This design comes from an exercise in tuning for small area, a short achievable clock period and few clock cycles on the open sky130 flow, not from production work. Function was checked by simulation only, so behaviour that the tests miss may differ from the original. Power figures rest on the tool's default switching activity, not on a simulated workload.

==> flow/design.v <==
module MyDesign (
  input   wire dut_run                    , 
  output  reg dut_busy                   ,
  input   wire reset_b                    ,  
  input   wire clk                        ,
  output reg        input_sram_write_enable    ,
  output wire [11:0] input_sram_write_addresss  ,
  output wire [15:0] input_sram_write_data      ,
  output reg [11:0] input_sram_read_address    ,
  input wire [15:0] input_sram_read_data       ,
  output reg        output_sram_write_enable    ,
  output reg [11:0] output_sram_write_addresss  ,
  output reg [15:0] output_sram_write_data      ,
  output reg [11:0] output_sram_read_address    ,
  input wire [15:0] output_sram_read_data       ,
  output wire        scratchpad_sram_write_enable    ,
  output wire [11:0] scratchpad_sram_write_addresss  ,
  output wire [15:0] scratchpad_sram_write_data      ,
  output wire [11:0] scratchpad_sram_read_address    ,
  input wire [15:0] scratchpad_sram_read_data       ,
  output reg        weights_sram_write_enable    ,
  output wire [11:0] weights_sram_write_addresss  ,
  output wire [15:0] weights_sram_write_data      ,
  output reg [11:0] weights_sram_read_address    ,
  input wire [15:0] weights_sram_read_data       
);
  assign input_sram_write_addresss = 12'd0;
  assign input_sram_write_data = 16'd0;
  assign weights_sram_write_addresss = 12'd0;
  assign weights_sram_write_data = 16'd0;
  assign scratchpad_sram_write_enable = 1'b0;
  assign scratchpad_sram_write_addresss = 12'd0;
  assign scratchpad_sram_write_data = 16'd0;
  assign scratchpad_sram_read_address = 12'd0;
  localparam s0 = 4'b0000;	 
  localparam s1 = 4'b0001;	 
  localparam s2 = 4'b0010;	 
  localparam s3 = 4'b0011;	 
  localparam s4 = 4'b0100;	 
  localparam s5 = 4'b0101;	 
  localparam s6 = 4'b0110;	 
  localparam s7 = 4'b0111;	 
  localparam s8 = 4'b1000;	 
  localparam s9 = 4'b1001;	 
  localparam s10 = 4'b1010;	 
  localparam s11 = 4'b1011;	 
  localparam s12 = 4'b1100;	 
  localparam s13 = 4'b1101;	 
  localparam s14 = 4'b1110;	 
  localparam s15 = 4'b1111;	 
  localparam s16 = 5'b10000; 
  localparam s17 = 5'b10001; 
  localparam s18 = 5'b10010; 
  localparam s19 = 5'b10011; 
  localparam s20 = 5'b10100; 
  localparam s21 = 5'b10101; 
  localparam s22 = 5'b10110; 
  localparam s23 = 5'b10111; 
  localparam s24 = 5'b11000; 
  localparam s25 = 5'b11001; 
  localparam s26 = 5'b11010; 
  reg [4:0] current_state;
  reg [4:0] next_state;
  reg [6:0] Nvalue;
  reg [15:0] NvalueAddress;
  reg [6:0] NvalueCounter;
  reg [5:0] CurrentRowCounter;
  reg [5:0] CurrentColumnCounter;
  reg OutputSramSlotFlag;
  reg OutputSramSlotControl;
  reg [2:0] InputReadAddressel;
  reg [1:0] WeightReadAddressSel;
  reg [1:0] OutputReadAddressSel;
  reg [15:0] NextInputData;
  reg signed [7:0] W1,W2,W3,W4,W5,W6,W7,W8,W9;
  reg signed [7:0] R1a,R1b,R2a,R2b,R3a,R3b,R4a,R4b,R5a,R5b,R6a,R6b,R7a,R7b,R8a,R8b;  
  reg signed [19:0] MAC1,MAC2,MAC3,MAC4;
  reg signed [7:0] ResMAC12,ResMAC34,MaxPoolResult;
 always@(posedge clk)
  begin
	if (InputReadAddressel == 3'b000)
		input_sram_read_address <= 0;
	else if (InputReadAddressel == 3'b001)
		input_sram_read_address <= input_sram_read_address +1;
	else if (InputReadAddressel == 3'b010)
		input_sram_read_address <= input_sram_read_address ;
	else if (InputReadAddressel == 3'b011)
		input_sram_read_address <=(NvalueAddress+1)+((Nvalue>>1) * (2*CurrentRowCounter)) + CurrentColumnCounter;			 
	else if (InputReadAddressel == 3'b100)
		input_sram_read_address <= (NvalueAddress+1)+((Nvalue>>1) * ((2*CurrentRowCounter)+1)) + CurrentColumnCounter;		 
	else if (InputReadAddressel == 3'b101)
		input_sram_read_address <= (NvalueAddress+1)+((Nvalue>>1) * ((2*CurrentRowCounter)+2)) + CurrentColumnCounter;		 
	else if (InputReadAddressel == 3'b110)
		input_sram_read_address <= (NvalueAddress+1)+((Nvalue>>1) * ((2*CurrentRowCounter)+3)) + CurrentColumnCounter;		 
	else if (InputReadAddressel == 3'b111)
		input_sram_read_address <= NvalueAddress;
	if (OutputReadAddressSel == 2'b00)
		output_sram_read_address <= 0;
	else if (OutputReadAddressSel == 2'b01)
		output_sram_read_address <= output_sram_read_address +1;
	else if (OutputReadAddressSel == 2'b10)
		output_sram_read_address <= output_sram_read_address;
	if (WeightReadAddressSel == 2'b00)
		weights_sram_read_address <= 0 ;
	else if (WeightReadAddressSel == 2'b01)
		weights_sram_read_address <= weights_sram_read_address +1;
	else if (WeightReadAddressSel == 2'b10)
		weights_sram_read_address <= weights_sram_read_address;
  end
  always@(posedge clk)
  begin
  if (reset_b)
  current_state <= next_state;
  else
  current_state <= s0;
  end
  always @ (*)
  begin
  casex (current_state)
  s0:
	begin 
		InputReadAddressel = 3'b000;
		OutputReadAddressSel = 2'b00;
		WeightReadAddressSel = 2'b00;
		OutputSramSlotControl = 0;
		if (dut_run == 1'b1)
			next_state = s1;
		else
			next_state = s0;
	end
  s1: 
	begin
		InputReadAddressel = 3'b011;
		OutputReadAddressSel = 2'b10;
		WeightReadAddressSel = 2'b01;
		OutputSramSlotControl = 0;
		next_state = s2;
	end
  s2: 
	begin
		InputReadAddressel = 3'b001;
		OutputReadAddressSel = 2'b10;
		WeightReadAddressSel = 2'b01;
		OutputSramSlotControl = 0;
		next_state = s3;
	end
  s3: 
	begin
		InputReadAddressel = 3'b100;
		OutputReadAddressSel = 2'b10;
		WeightReadAddressSel = 2'b01;
		OutputSramSlotControl = 0;
		next_state = s4;
	end 
  s4: 
	begin
		InputReadAddressel = 3'b001;
		OutputReadAddressSel = 2'b10;
		WeightReadAddressSel = 2'b01;
		OutputSramSlotControl = 0;
		next_state = s5;
	end 	
  s5: 
	begin
		InputReadAddressel = 3'b101;
		OutputReadAddressSel = 2'b10;
		WeightReadAddressSel = 2'b00;
		OutputSramSlotControl = 0;
		next_state = s6;
	end
  s6: 
	begin
		InputReadAddressel = 3'b001;
		OutputReadAddressSel = 2'b10;
		WeightReadAddressSel = 2'b00;
		OutputSramSlotControl = 0;
		next_state = s7;
	end
  s7: 
	begin
		InputReadAddressel = 3'b110;
		OutputReadAddressSel = 2'b10;
		WeightReadAddressSel = 2'b00;
		OutputSramSlotControl = 0;
		next_state = s8;
	end
  s8: 
	begin
		InputReadAddressel = 3'b001;
		OutputReadAddressSel = 2'b10;
		WeightReadAddressSel = 2'b00;
		OutputSramSlotControl = 0;
		next_state = s9;
	end
  s9: 
	begin
		InputReadAddressel = 3'b001;
		OutputReadAddressSel = 2'b10;
		WeightReadAddressSel = 2'b00;
		OutputSramSlotControl = 0;
		next_state = s10;
	end
  s10: 
	begin
		InputReadAddressel = 3'b010;
		OutputReadAddressSel = 2'b10;
		WeightReadAddressSel = 2'b00;
		OutputSramSlotControl = 0;
		next_state = s11;
	end
  s11: 
	begin
		InputReadAddressel = 3'b010;
		OutputReadAddressSel = 2'b10;
		WeightReadAddressSel = 2'b00;
		OutputSramSlotControl = 0;
		next_state = s12;
	end
  s12: 
	begin
		InputReadAddressel = 3'b010;
		OutputReadAddressSel = 2'b10;
		WeightReadAddressSel = 2'b00;
		OutputSramSlotControl = 0;
		next_state = s13;
	end
  s13: 
	begin
		InputReadAddressel = 3'b010;
		OutputReadAddressSel = 2'b10;
		WeightReadAddressSel = 2'b00;
		OutputSramSlotControl = 0;
		if (OutputSramSlotFlag == 1)
		begin
			if ((~((CurrentColumnCounter == 0) & (CurrentRowCounter == 0))) || (~(NvalueAddress == 0)))
			begin
				OutputReadAddressSel = 2'b01;
			end
		end
		next_state = s14;
	end
  s14: 
	begin
		InputReadAddressel = 3'b010;
		OutputReadAddressSel = 2'b10;
		WeightReadAddressSel = 2'b00;
		OutputSramSlotControl = 0;
		next_state = s15;
	end
	s15:
	begin
		InputReadAddressel = 3'b010;
		OutputReadAddressSel = 2'b10;
		WeightReadAddressSel = 2'b10;
		OutputSramSlotControl = 0;
		next_state = s16;
	end
  s16:
	begin
		InputReadAddressel = 3'b010;
		OutputReadAddressSel = 2'b10;
		WeightReadAddressSel = 2'b10;
		OutputSramSlotControl = 0;
		next_state = s17;
	end
 s17:
	begin
		InputReadAddressel = 3'b010;
		OutputReadAddressSel = 2'b10;
		WeightReadAddressSel = 2'b10;
		OutputSramSlotControl = 0;
		if (NextInputData == 16'hFFFF)
			next_state = s0;
		else
			next_state = s18;
	end
  s18:
	begin
		InputReadAddressel = 3'b010;
		OutputReadAddressSel = 2'b10;
		WeightReadAddressSel = 2'b10;
		OutputSramSlotControl = 0;
		if (~((CurrentColumnCounter == 0) & (CurrentRowCounter == 0)))
		begin
			InputReadAddressel = 3'b111;
		end
		else
			OutputSramSlotControl = 1;		
		next_state = s1;
	end
	default:
	begin
		InputReadAddressel = 3'b000;
		OutputReadAddressSel = 2'b00;
		WeightReadAddressSel = 2'b00;
		OutputSramSlotControl = 0;
		next_state = s0;
	end
	endcase
end	
always@ (posedge clk)
begin
	if (current_state == s0)
	begin
		dut_busy <= 0;
		MAC1 <=0;
		MAC2 <= 0;
		MAC3 <= 0;
		MAC4 <= 0;
		ResMAC12 =0;
		ResMAC34 =0;
		MaxPoolResult = 0;
		NextInputData <= 0;
		CurrentRowCounter = 0;
		CurrentColumnCounter = 0;
		input_sram_write_enable <= 1'b0;
		weights_sram_write_enable <= 1'b0;
		output_sram_write_enable <=1'b0;
		OutputSramSlotFlag <= 1;
		NvalueAddress <= input_sram_read_address;
		Nvalue <= input_sram_read_data[6:0];
		NvalueCounter <= (input_sram_read_data[6:0] - 2) >> 1;
	end
	else if (current_state == s1)
	begin
		dut_busy <= 1;
		output_sram_write_enable <=0;
	end
	else if (current_state == s2)
	begin
		W1 <= weights_sram_read_data[15:8];
		W2 <= weights_sram_read_data[7:0];
	end
	else if (current_state == s3)
	begin
		W3 <= weights_sram_read_data[15:8];
		W4 <= weights_sram_read_data[7:0];
		R1a <= input_sram_read_data[15:8];
		R1b <= input_sram_read_data[7:0];
	end
	else if (current_state == s4)
	begin
		W5 <= weights_sram_read_data[15:8];
		W6 <= weights_sram_read_data[7:0];
		R2a <= input_sram_read_data[15:8];
		R2b <= input_sram_read_data[7:0];	
		MAC1 <= (R1a * W1) + MAC1;
		MAC2 <= (R1b * W1) + MAC2;
	end
	else if (current_state == s5)
	begin
		W7 <= weights_sram_read_data[15:8];
		W8 <= weights_sram_read_data[7:0];
		R3a <= input_sram_read_data[15:8];
		R3b <= input_sram_read_data[7:0];
		MAC1 <= (R1b * W2) + MAC1;
		MAC2 <= (R2a * W2) + MAC2;
	end
	else if (current_state == s6)
	begin
		W9 <= weights_sram_read_data[15:8];
		R4a <= input_sram_read_data[15:8];
		R4b <= input_sram_read_data[7:0];
		MAC1 <= (R2a * W3) + MAC1;
		MAC2 <= (R2b * W3) + MAC2;	
		MAC3 <= (R3a * W1)+ MAC3;
		MAC4 <= (R3b * W1)+ MAC4;
	end
	else if (current_state == s7)
	begin
		R5a <= input_sram_read_data[15:8];
		R5b <= input_sram_read_data[7:0];
		MAC1 <= (R3a * W4)+ MAC1;
		MAC2 <= (R3b * W4)+ MAC2;
		MAC3 <= (R3b * W2) + MAC3;	
		MAC4 <= (R4a * W2)+ MAC4;
	end
	else if (current_state == s8)
	begin
		R6a <= input_sram_read_data[15:8];
		R6b <= input_sram_read_data[7:0];
		MAC1 <= (R3b * W5) + MAC1;
		MAC2 <= (R4a * W5)+ MAC2;
		MAC3 <= (R4a * W3)+ MAC3;
		MAC4 <= (R4b * W3) + MAC4;
	end
	else if (current_state == s9)
	begin
		R7a <= input_sram_read_data[15:8];
		R7b <= input_sram_read_data[7:0];
		MAC1 <= (R4a * W6)+ MAC1;
		MAC2 <= (R4b * W6) + MAC2;
		MAC3 <= (R5a * W4)+ MAC3;
		MAC4 <= (R5b * W4)+ MAC4;
	end
	else if (current_state == s10)
	begin
		R8a <= input_sram_read_data[15:8];
		R8b <= input_sram_read_data[7:0];
		MAC1 <= (R5a * W7)+ MAC1;
		MAC2 <= (R5b * W7)+ MAC2;
		MAC3 <= (R5b * W5) + MAC3;
		MAC4 <= (R6a * W5)+ MAC4;	
	end
	else if (current_state == s11)
	begin
		NextInputData <= input_sram_read_data;
		MAC1 <= (R5b * W8) + MAC1;
		MAC2 <= (R6a * W8)+ MAC2;
		MAC3 <= (R6a * W6)+ MAC3;
		MAC4 <= (R6b * W6) + MAC4;
	end
	else if (current_state == s12)
	begin
		MAC1 <= (R6a * W9)+ MAC1;
		MAC2 <= (R6b * W9) + MAC2;
		MAC3 <= (R7a * W7)+ MAC3;
		MAC4 <= (R7b * W7)+ MAC4;		
	end
	else if (current_state == s13)		 
	begin
		if (MAC1[19] == 1)
			MAC1 <= 1'b0;
		else if (MAC1 > 7'b1111111)
			MAC1 <= 7'b1111111;
		if (MAC2[19] == 1)
			MAC2 <= 1'b0;
		else if (MAC2 > 7'b1111111)
			MAC2 <= 7'b1111111;
		MAC3 <= (R7b * W8)+ MAC3;
		MAC4 <= (R8a * W8)+ MAC4;
	end
	else if (current_state == s14)
	begin
		MAC3 <= (R8a * W9)+ MAC3;
		MAC4 <= (R8b * W9) + MAC4;	
	end
	else if (current_state == s15)		 
	begin
		if (MAC3[19] == 1)
			MAC3 <= 1'b0;
		else if (MAC3 > 7'b1111111)
			MAC3 <= 7'b1111111;
		if (MAC4[19] == 1)
			MAC4 <= 1'b0;
		else if (MAC4 > 7'b1111111)
			MAC4 <= 7'b1111111;
		output_sram_write_data <=output_sram_read_data;
		OutputSramSlotFlag <= ~OutputSramSlotFlag;
		CurrentColumnCounter = CurrentColumnCounter +1;		 
	end
	else if (current_state == s16)		 
	begin
		if (MAC1 > MAC2)
			ResMAC12 = MAC1[7:0];
		else
			ResMAC12 = MAC2[7:0];
		if (MAC3 > MAC4)
			ResMAC34 = MAC3[7:0];
		else
			ResMAC34 = MAC4[7:0];
		if (ResMAC12 > ResMAC34)
			MaxPoolResult = ResMAC12;
		else
			MaxPoolResult = ResMAC34;
		if (CurrentColumnCounter == NvalueCounter)			 
		begin
			CurrentRowCounter = CurrentRowCounter + 1;
			CurrentColumnCounter = 0;
		end
	end
	else if (current_state == s17)			 
	begin
		output_sram_write_addresss = output_sram_read_address;
		if (OutputSramSlotFlag)
			output_sram_write_data <= {output_sram_read_data[15:8],MaxPoolResult};
		else
			output_sram_write_data <= {MaxPoolResult,8'b00000000};
		output_sram_write_enable <=1;
		MAC1 <=0;
		MAC2 <= 0;
		MAC3 <= 0;
		MAC4 <= 0;
		ResMAC12 =0;
		ResMAC34 =0;
		MaxPoolResult = 0;	
		if (CurrentRowCounter == NvalueCounter)		 
		begin
			CurrentRowCounter = 0;
			CurrentColumnCounter =0;	
			NvalueAddress <= input_sram_read_address;
			Nvalue <= input_sram_read_data[6:0];
			NvalueCounter <= (input_sram_read_data[6:0] - 2) >> 1;
		end				
	end
	else if (current_state == s18)
	begin
		if (OutputSramSlotControl)
			OutputSramSlotFlag <=1;
	end
end
endmodule
==> flow/run.sh <==
#!/bin/bash
# synth_recipe.tcl (not shown) runs the flow's synth.tcl, then flattens the netlist and writes it again
# the make line also repeats each setting of config.mk as NAME=value (left out here)
make -C /OpenROAD-flow-scripts/flow DESIGN_CONFIG=/design/flow/config.mk WORK_HOME=/design/flow/orfs CLKGATE_MAP_FILE= SYNTH_SCRIPT=/design/flow/synth_recipe.tcl finish
==> flow/config.mk <==
export PLATFORM = sky130hd
export DESIGN_NAME = MyDesign
export DESIGN_NICKNAME = MyDesign
export VERILOG_FILES = /design/flow/design.v
export SDC_FILE = /design/flow/constraint.sdc
export NUM_CORES = 4
export LEC_CHECK = 0
export CAP_MARGIN = 20
export CORE_MARGIN = 2
export CORE_UTILIZATION = 40
export SLEW_MARGIN = 20
==> flow/constraint.sdc <==
create_clock -name core_clock -period 10.0 [get_ports {clk}]
set_input_delay 2.0000 -clock core_clock [delete_from_list [all_inputs] [get_ports {clk}]]
set_output_delay 2.0000 -clock core_clock [all_outputs]
set_load 0.01 [all_outputs]
### Wiring by layer

(1 px per um) Two of the layers only.
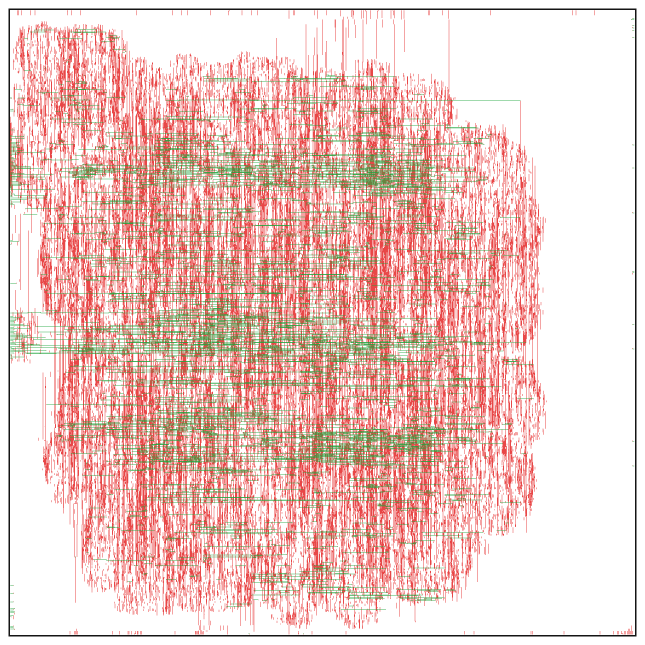
[green] met3 | wire length: 52.6 mm
[red] met2 | wire length: 231 mm

### Track usage over the die

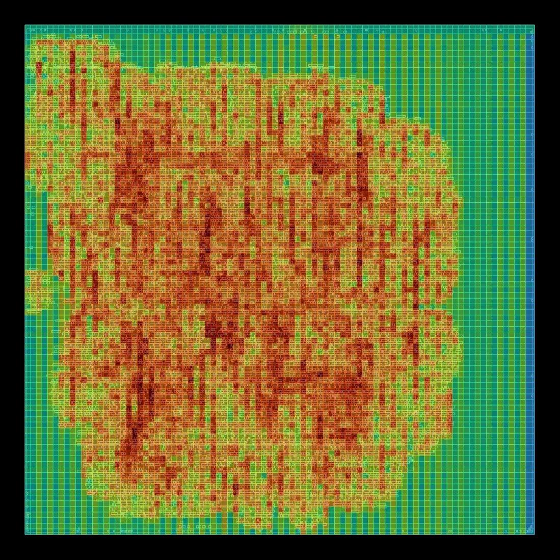
grt met2 use: 42.1%
layer with the highest usage: met2
Layout Utilization: 42.7%
met1 Use GR: 35.0%
DR WL/cell: 24.2 um

### Metal 2

(1 px per um)
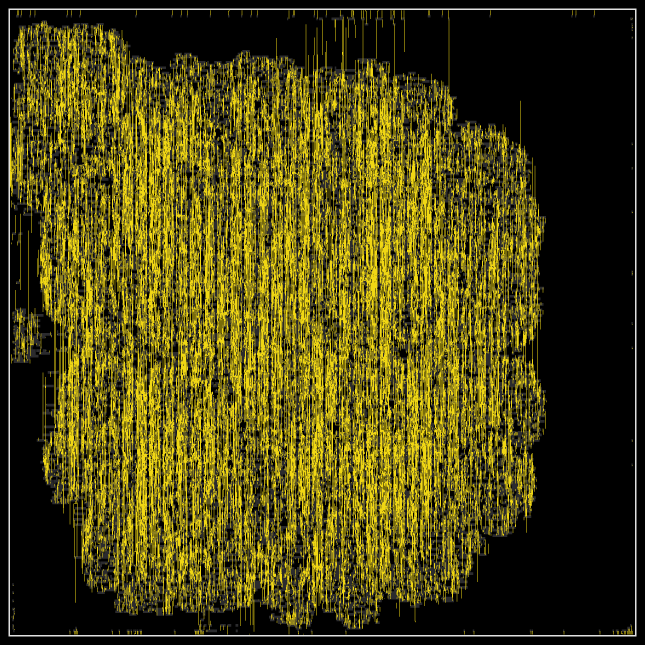
nets with wire on the layer: 17874
wire length on this layer: 231 mm
longest straight run: 211 um
main direction: vertical
Detailed Route WL: 516000 um
Vias: 115k

### Signal routing as the flow saved it

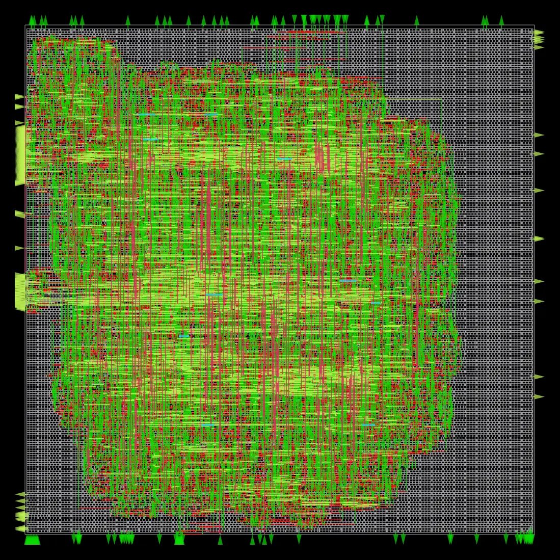
wire length on met3: 52600 um
WL met1: 205000 um

### Clock network drawn from the DEF

(1 px per um)
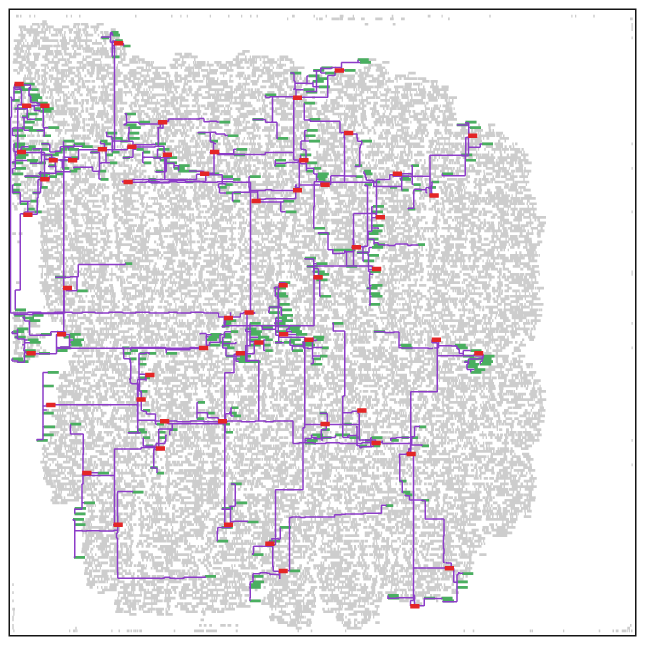
[green] flip-flops | count: 413
[red] cells driving clock nets | count: 60
[purple] clock wires | length: 10900 um
routed clock nets: 61

==> impl_metrics.ini <==
[status]
status = complete, no violations

[sta]
hold_ws_ps = 455
setup_tns_ps = 0
max_freq_ghz = 0.128
period_needed_ps = 7830
timing.slew.headroom_pct = 17.2
worst_pin_slew_ps = 1240
finalSetupViolCount = 0
post-route-period-util_pct = 78.3
skew_ps = 95.3
hold_viol_final = 0
drv_slew = 0
grt_setup_unrepaired = no

[global_routing]
grt_pass1_vias = 119000
grt.total_usage_pct = 26.8
grt_max_degree = 60
antenna_found_initial = 62
grt_pass1_wl_um = 772000
grt_overflow_total = 0

[clock_network]
numCtsBuffers = 60
hold_buffers = 0
root_buffer = clkbuf_16
clk_latency_ps = 840
clk_pin_slew_ps = 70
cts_tree = yes
h-tree-depth = 2
cts_resized = 0
cts_buffer_depth = 3
clock_sinks = 413
cts_setup_buffers = 0

[floorplan]
core_area_um2 = 383000
placementRows = 227
io-pin-count = 232
fp.dieH_um = 625
initial_core_util_pct = 40.2
dieArea_um2 = 390000
chipWidth_um = 625

[synthesis]
synthFlopType = edfxtp_1
ys_warn_count = 1
synthCells = 16300
synth_largest_area_cell = fa_1
synthDistinctLibCells = 89
ys_ff_latch = 413
synthArstFlopShare_pct = 0
yosys-top-cells-area = fa_1, ha_1, inv_1, edfxtp_1, and2_1
syn_area_um2 = 154000
synth_seq_area_share_pct = 7.00
synth_edf_count = 253
syn_avg_cell_area_um2 = 9.47
synth_top_area_share_pct = 42.5

[hold_path]
holdPathEnd = NextInputData[7]
worstHoldStart = NextInputData[7]
hold_path_depth = 2
min_path_type = reg2reg

[setup_path]
path_class = reg2reg
required_ps = 10660
timing.rr.start = W6[0]
critPathMaxFanout = 12
r2r_slack_ps = 2170
rr_endpoint = MAC3[17]
crit_arrival_ps = 8490
crit_path_end_kind = flip-flop
r2r.worst_path.cells = 20
cp-start-kind = flip-flop

[routing]
drc = 0
viasPerCell = 5.40
drtPass1Iterations = 8
drt_iter0_markers = 9869
ant_nets = 0

[power]
max-vdd-ir-drop_uv = 296
p_sw_share_pct = 55.7
power_frac_clock_pct = 8.2
combPwrFrac_pct = 84.1
p_sw_w = 0.0159
power_leakage_nw = 81.6
power.internal_w = 0.0126
seqPwrFrac_pct = 7.7
power.density_nw_per_um2 = 174

[cells_and_area]
multi_input_area_um2 = 127000
area_growth_pct = 6.14
register_area_um2 = 10800
drive_above_1_share_pct = 3.07
fill_cells = 37400
nNetsFinal = 21300

[placement]
port_buffers = 116
gp_congestion = 0.988
hpwlAfterDp_um = 413000

[flow_run]
drv_cap = 0
Testbench counts, summed over its fixed seeds: cycles 206,900.
[state kept, by name (all words and copies together), names as in the netlist, 12 cells and up]
signal	flops
weights_sram_read_address	12
MAC2	20
output_sram_read_address	12
NvalueAddress	12
MAC4	20
output_sram_write_addresss	12
NextInputData	16
output_sram_write_data	16
input_sram_read_address	12
MAC3	20
MAC1	20
[layout make-up]
type / instances / area share [%]
repair buffers: 415 / 2.11
diodes: 51 / 0.0780
clock inverters: 37 / 0.224
inverters: 3636 / 8.35
well taps: 5038 / 3.85
multi-input cells: 11700 / 77.8
flip-flops and latches: 413 / 6.60
clock buffers: 77 / 0.988
[worst max-delay path: stages (launching register included)]
cell,delay [ps]
edfxtp_1,1070
nand2_1,820
inv_1,300
fa_1,490
fa_1,500
fa_1,540
inv_1,60
fa_1,470
fa_1,500
inv_1,40
ha_1,330
o21a_1,130
a21oi_1,80
o31ai_1,400
a21oi_1,130
a211oi_1,400
a31o_2,260
xnor2_1,160
nor2_1,80
nor4_1,660
o22ai_1,180
[placed cells by master (no fill, tap or decap), types with 83 or more instances in the layout]
cell and count:
a211oi_1 108, a21o_1 164, a21oi_1 483, and2_1 1136, buf_4 292, clkdlybuf4s50_1 110, conb_1 99, dfxtp_1 158
edfxtp_1 253, fa_1 3273, ha_1 1814, inv_1 3625, nand2_1 1334, nand2b_1 221, nand3_1 119, nor2_1 440
nor3_1 127, o21ai_0 381, o22ai_1 83, xnor2_1 572, xor2_1 238
[cell usage after synthesis (16+ instances only)]
| cell | count |
|---|---|
| nand2b_1 | 221 |
| edfxtp_1 | 253 |
| ha_1 | 1814 |
| inv_1 | 3633 |
| buf_4 | 100 |
| nor4_1 | 41 |
| a21oi_1 | 483 |
| a211o_1 | 23 |
| o21a_1 | 66 |
| buf_2 | 16 |
| a2111oi_0 | 28 |
| xnor2_1 | 572 |
| or2_2 | 24 |
| xor2_1 | 238 |
| mux2i_1 | 28 |
| a31oi_1 | 73 |
| o21bai_1 | 76 |
| nand3_1 | 123 |
| o221ai_1 | 39 |
| nor2_1 | 444 |
| or3_1 | 36 |
| o22ai_1 | 83 |
| o31ai_1 | 29 |
| and2_1 | 1136 |
| buf_1 | 23 |
| fa_1 | 3273 |
| dfxtp_1 | 160 |
| o21ai_0 | 382 |
| nand4_1 | 42 |
| nand2_1 | 1339 |
| clkbuf_1 | 531 |
| nor2b_1 | 73 |
| nor3_1 | 130 |
| and3_1 | 46 |
| a211oi_1 | 108 |
| a22oi_1 | 71 |
| a21o_1 | 164 |
| o211ai_1 | 62 |
| a221oi_1 | 67 |
[power by group through the flow]
stage	sequential, W	clock [W]	combinational [W]
floorplan	0.00209	0	0.0167
global placement	0.00221	0	0.0233
detailed placement	0.00221	0	0.0234
CTS	0.00217	0.00238	0.0237
global route	0.00219	0.00241	0.0266
finish	0.00218	0.00235	0.0240
[worst max path at each step]
stage                from        to  slack [ps]
floorplan           W8[7]  MAC4[19]        3940
global placement    W6[0]  MAC3[17]        2420
detailed placement  W6[0]  MAC1[15]        2390
CTS                 W7[0]  MAC4[18]        2310
global route        W7[0]  MAC4[18]        1920
finish              W6[0]  MAC3[17]        2170
[per-layer routing]
layer	vias to the layer above	share of wire, %	track usage, %
li1	50200	-	-
met1	59000	40	35.0
met2	5004	45	42.1
met3	1028	10	6.79
met4	20	5.4	11.8
met5	-	0.028	0
[cell families after synthesis]
logic type	share of synthesized area [%]
buf+inv	10.7
flops	7.00
simple gates	12.0
mux	0.284
fa+ha+maj	57.2
xor+xnor	4.62
other cells	0.00243
compound gates	8.15
[metrics by stage]
step	instance area, um2	total power, W	worst slack, ps	instances
2_1_floorplan	155000	0.0188	3940	16400
4_1_cts	163000	0.0282	2310	21300
5_1_grt	164000	0.0312	1920	21300
3_3_place_gp	161000	0.0255	2420	21200
6_report	164000	0.0285	2170	21300
3_5_place_dp	161000	0.0256	2390	21200

[separate check: timing with driven ports]
Ports are ideal in the flow. The routed layout listed here was re-timed in OpenROAD. Step 1 assumes that a clkbuf_16 drives the clock port and a buf_2 every other input. Step 2 also shifts input and output timing later by t, the mid clock arrival at the registers, as if the neighbouring blocks saw the same clock. Three values: ideal ports, drivers, drivers and shift; two values: the first two.
shift t [ns]: 0.885
setup WS [ns]: 2.168 / 2.168 / 2.168
clock arrival spread, ns: 0.096 / 0.096
slew at the worst register clock pin (ns): 0.09 / 0.09
After both steps setup and hold are still met in this run. For this run, drivers alone change the setup slack by 0.000 ns; drivers and shift together by 0.000 ns.
